This design comes from an exercise in tuning for small area and a short achievable clock period on the open sky130 flow, not from production work. Function was checked by simulation only, so behaviour that the tests miss may differ from the original. Power is estimated from default activity; no workload was simulated.

### flow/config.mk
export PLATFORM = sky130hd
export DESIGN_NAME = FIR_filter
export DESIGN_NICKNAME = FIR_filter
export VERILOG_FILES = /design/flow/design.v
export SDC_FILE = /design/flow/constraint.sdc
export NUM_CORES = 4
export LEC_CHECK = 0
export CAP_MARGIN = 20
export CORE_MARGIN = 2
export CORE_UTILIZATION = 40
export PLACE_DENSITY = 0.6
export SLEW_MARGIN = 20
### flow/constraint.sdc
create_clock -name core_clock -period 10.0 [get_ports {clk}]
set_input_delay 2.0000 -clock core_clock [delete_from_list [all_inputs] [get_ports {clk}]]
set_output_delay 2.0000 -clock core_clock [all_outputs]
set_load 0.01 [all_outputs]
### flow/design.v
`timescale 1ns / 1ps
module FIR_filter(
	input wire signed [15:0] inputSample,
	input wire clk ,
	input wire reset,
	output reg signed [15:0] outputSample
   );
	reg [4:0] start;
	reg [15:0] coe [18:0];
	reg [15:0] sample [18:0];
	reg [35:0] out [18:0] ;
	reg [35:0] layer_1 [9:0];
	reg [35:0] layer_2 [4:0];
	reg [35:0] layer_3 [2:0];
	reg [35:0] layer_4 [1:0];
	reg [35:0] tempOutputSample;
	integer i ;
	always @(posedge clk)
	begin
		if(reset)
		begin
			start = 19;
			coe[0] <= 26;
			coe[1] <= 270;
			coe[2] <= 963;
			coe[3] <= 2424;
			coe[4] <= 4869;
			coe[5] <= 8259;
			coe[6] <= 12194;
			coe[7] <= 15948;
			coe[8] <= 18666;
			coe[9] <= 19660;
			coe[18] <= 26;
			coe[17] <= 270;
			coe[16] <= 963;
			coe[15] <= 2424;
			coe[14] <= 4869;
			coe[13] <= 8259;
			coe[12] <= 12194;
			coe[11] <= 15948;
			coe[10] <= 18666;
		end
		else
		begin
			if(start!=0)
			begin
				sample[19-start] <= inputSample;
				start = start -1;
			end
			else
			begin
				for(i=0;i<18;i=i+1)
				begin
					sample[i] <= sample [i+1];
				end
				sample[18]<=inputSample;
			end
		end
	end
	always @ (posedge clk)   
	begin
		for(i=0;i<19;i=i+1)
		begin
			out[i] <= sample[i] * coe[i];
		end
	end
	always @ (posedge clk)  
	begin
		for(i = 0; i<17 ; i=i+2)
		begin
			layer_1[i/2]<=out[i]+out[i+1];
		end
		layer_1[9]<=out[18];
	end
	always @ (posedge clk)  
	begin
		for(i = 0; i<9 ; i=i+2)
		begin
			layer_2[i/2]<=layer_1[i]+layer_1[i+1];
		end
	end
	always @ (posedge clk)  
	begin
		for(i = 0; i<3 ; i=i+2)
		begin
			layer_3[i/2]<=layer_2[i]+layer_2[i+1];
		end
		layer_3[2]<=layer_2[4];
	end
	always @ (posedge clk)  
	begin
		layer_4[0]<=layer_3[0]+layer_3[1];
		layer_4[1]<=layer_3[2];
	end
	always @ (posedge clk)  
	begin
		tempOutputSample <= layer_4[0]+layer_4[1];
	end
	always @(posedge clk)
	begin
	for(i=0;i<16;i=i+1)
	begin
		outputSample[i]<=tempOutputSample[19+i];
	end
	end
endmodule
### flow/run.sh
#!/bin/bash
# synth_recipe.tcl (not shown) runs the flow's synth.tcl, then flattens the netlist and writes it again
# the make line also repeats each setting of config.mk as NAME=value (left out here)
make -C /OpenROAD-flow-scripts/flow DESIGN_CONFIG=/design/flow/config.mk WORK_HOME=/design/flow/orfs CLKGATE_MAP_FILE= SYNTH_SCRIPT=/design/flow/synth_recipe.tcl finish
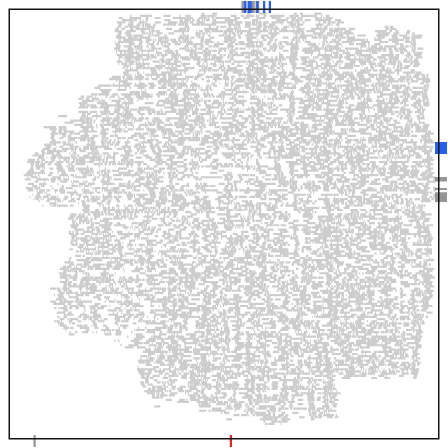
(ports around the boundary)
Pins as bars across the die edge, other pins in gray.
Key: reset = red [pins 1, direction input, edge bottom]; inputSample = blue [pins 16, direction input, edge 10 right, 6 top]
All pins by edge: 20 right, 12 top, 2 bottom.
IO Port Bufs: 33
die width: 534 um
die height: 534 um

==> reports/qor.yml <==
synthesis:
  synth-seq-cells: 1449
  syn_avg_cell_area_sq_um: 9.95
  synth_edf_count: 304
  muxShareOfSynthArea_pct: 0.0725
  syn_nets: 14200
  synth_top_family_by_area: "adder cells"
final_layout:
  multi_input_cells: 7812
  final-clk-cell-share_pct: 4.67
  n_all_buffers: 72
  inverters: 1903
  final_common_cell: "ha_1"
  biggestCellCategory: "multi-input gates"
  final.clkbuf_count: 236
clock_network:
  h-tree-depth: 4
route:
  dr.pass1.iters: 6
  num_vias: 78200
  drt_wl_total_um: 288000
timing:
  fin_ws_ps: 4090
  period_minus_slack_ps: 5910
  max_slew.worst_pin.slew_ps: 1010
  slew_violations: 0
  relSlewSlack_pct: 32.4
global_routing:
  grt_usage_pct: 20.1
min_path:
  min_from: "out[16][0]"
placed_design:
  dp.cells: 15000
  placed_cell_area_sq_um: 117000
setup_path:
  rrSetupSlack_ps: 4090
  cp-start-kind: "flip-flop"
  slowest_stage: "edfxtp_1"
  cp-startpoint: "sample[8][12]"
  cp_cell_sequence: "ha_1 -> ha_1 -> inv_1 -> fa_1 -> inv_1 -> fa_1 -> fa_1 -> inv_1 -> fa_1 -> inv_1 -> ha_1 -> a21o_1 -> a21o_1 -> a221oi_1 -> o21ai_0 -> a221oi_1 -> o21a_1 -> o21bai_1 -> o31ai_1 -> xnor2_1"
  reg2reg_depth: 20
die:
  coreArea_sq_um: 279000
pwr:
  p_switching_w: 0.0118
  p_int_w: 0.0174
flow_run:
  max_cap_violations: 0
run_status:
  outcome: "complete, no violations"
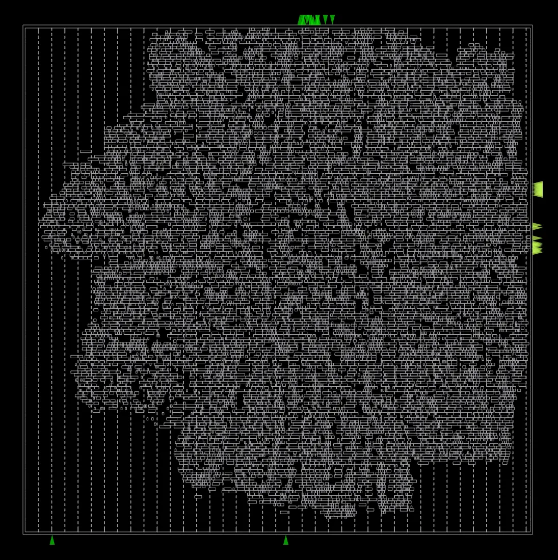
(cell placement)
n_taps: 3724
final core occ: 44.0%
register fraction of the total cell area: 26.1%
FFs & Latches: 1449

afterwards: timing with drivers on the ports:
The results above use ideal ports. As a check the final layout listed here was re-extracted and re-timed, cells and wires unchanged. Step 1, drivers: a clkbuf_16 drives clk and a buf_2 each remaining input, both assumed. Step 2 adds t to the input delays and takes it off the output delays; t is the mean of the earliest and latest rising clock arrival at the registers after step 1. Input paths then give back, and output paths get back, about the clock's delay inside the block. Slacks: ideal ports / drivers / drivers and shift; pairs: ideal ports / drivers.
t, ns: 0.912
slack for setup (ns): 4.092 / 4.092 / 4.092
latest minus earliest clock arrival (ns): 0.065 / 0.065
slew at the worst register clock pin (ns): 0.07 / 0.07
After both steps setup and hold are still met in this run. For this run, drivers alone change the setup slack by 0.000 ns; drivers and shift together by 0.000 ns.
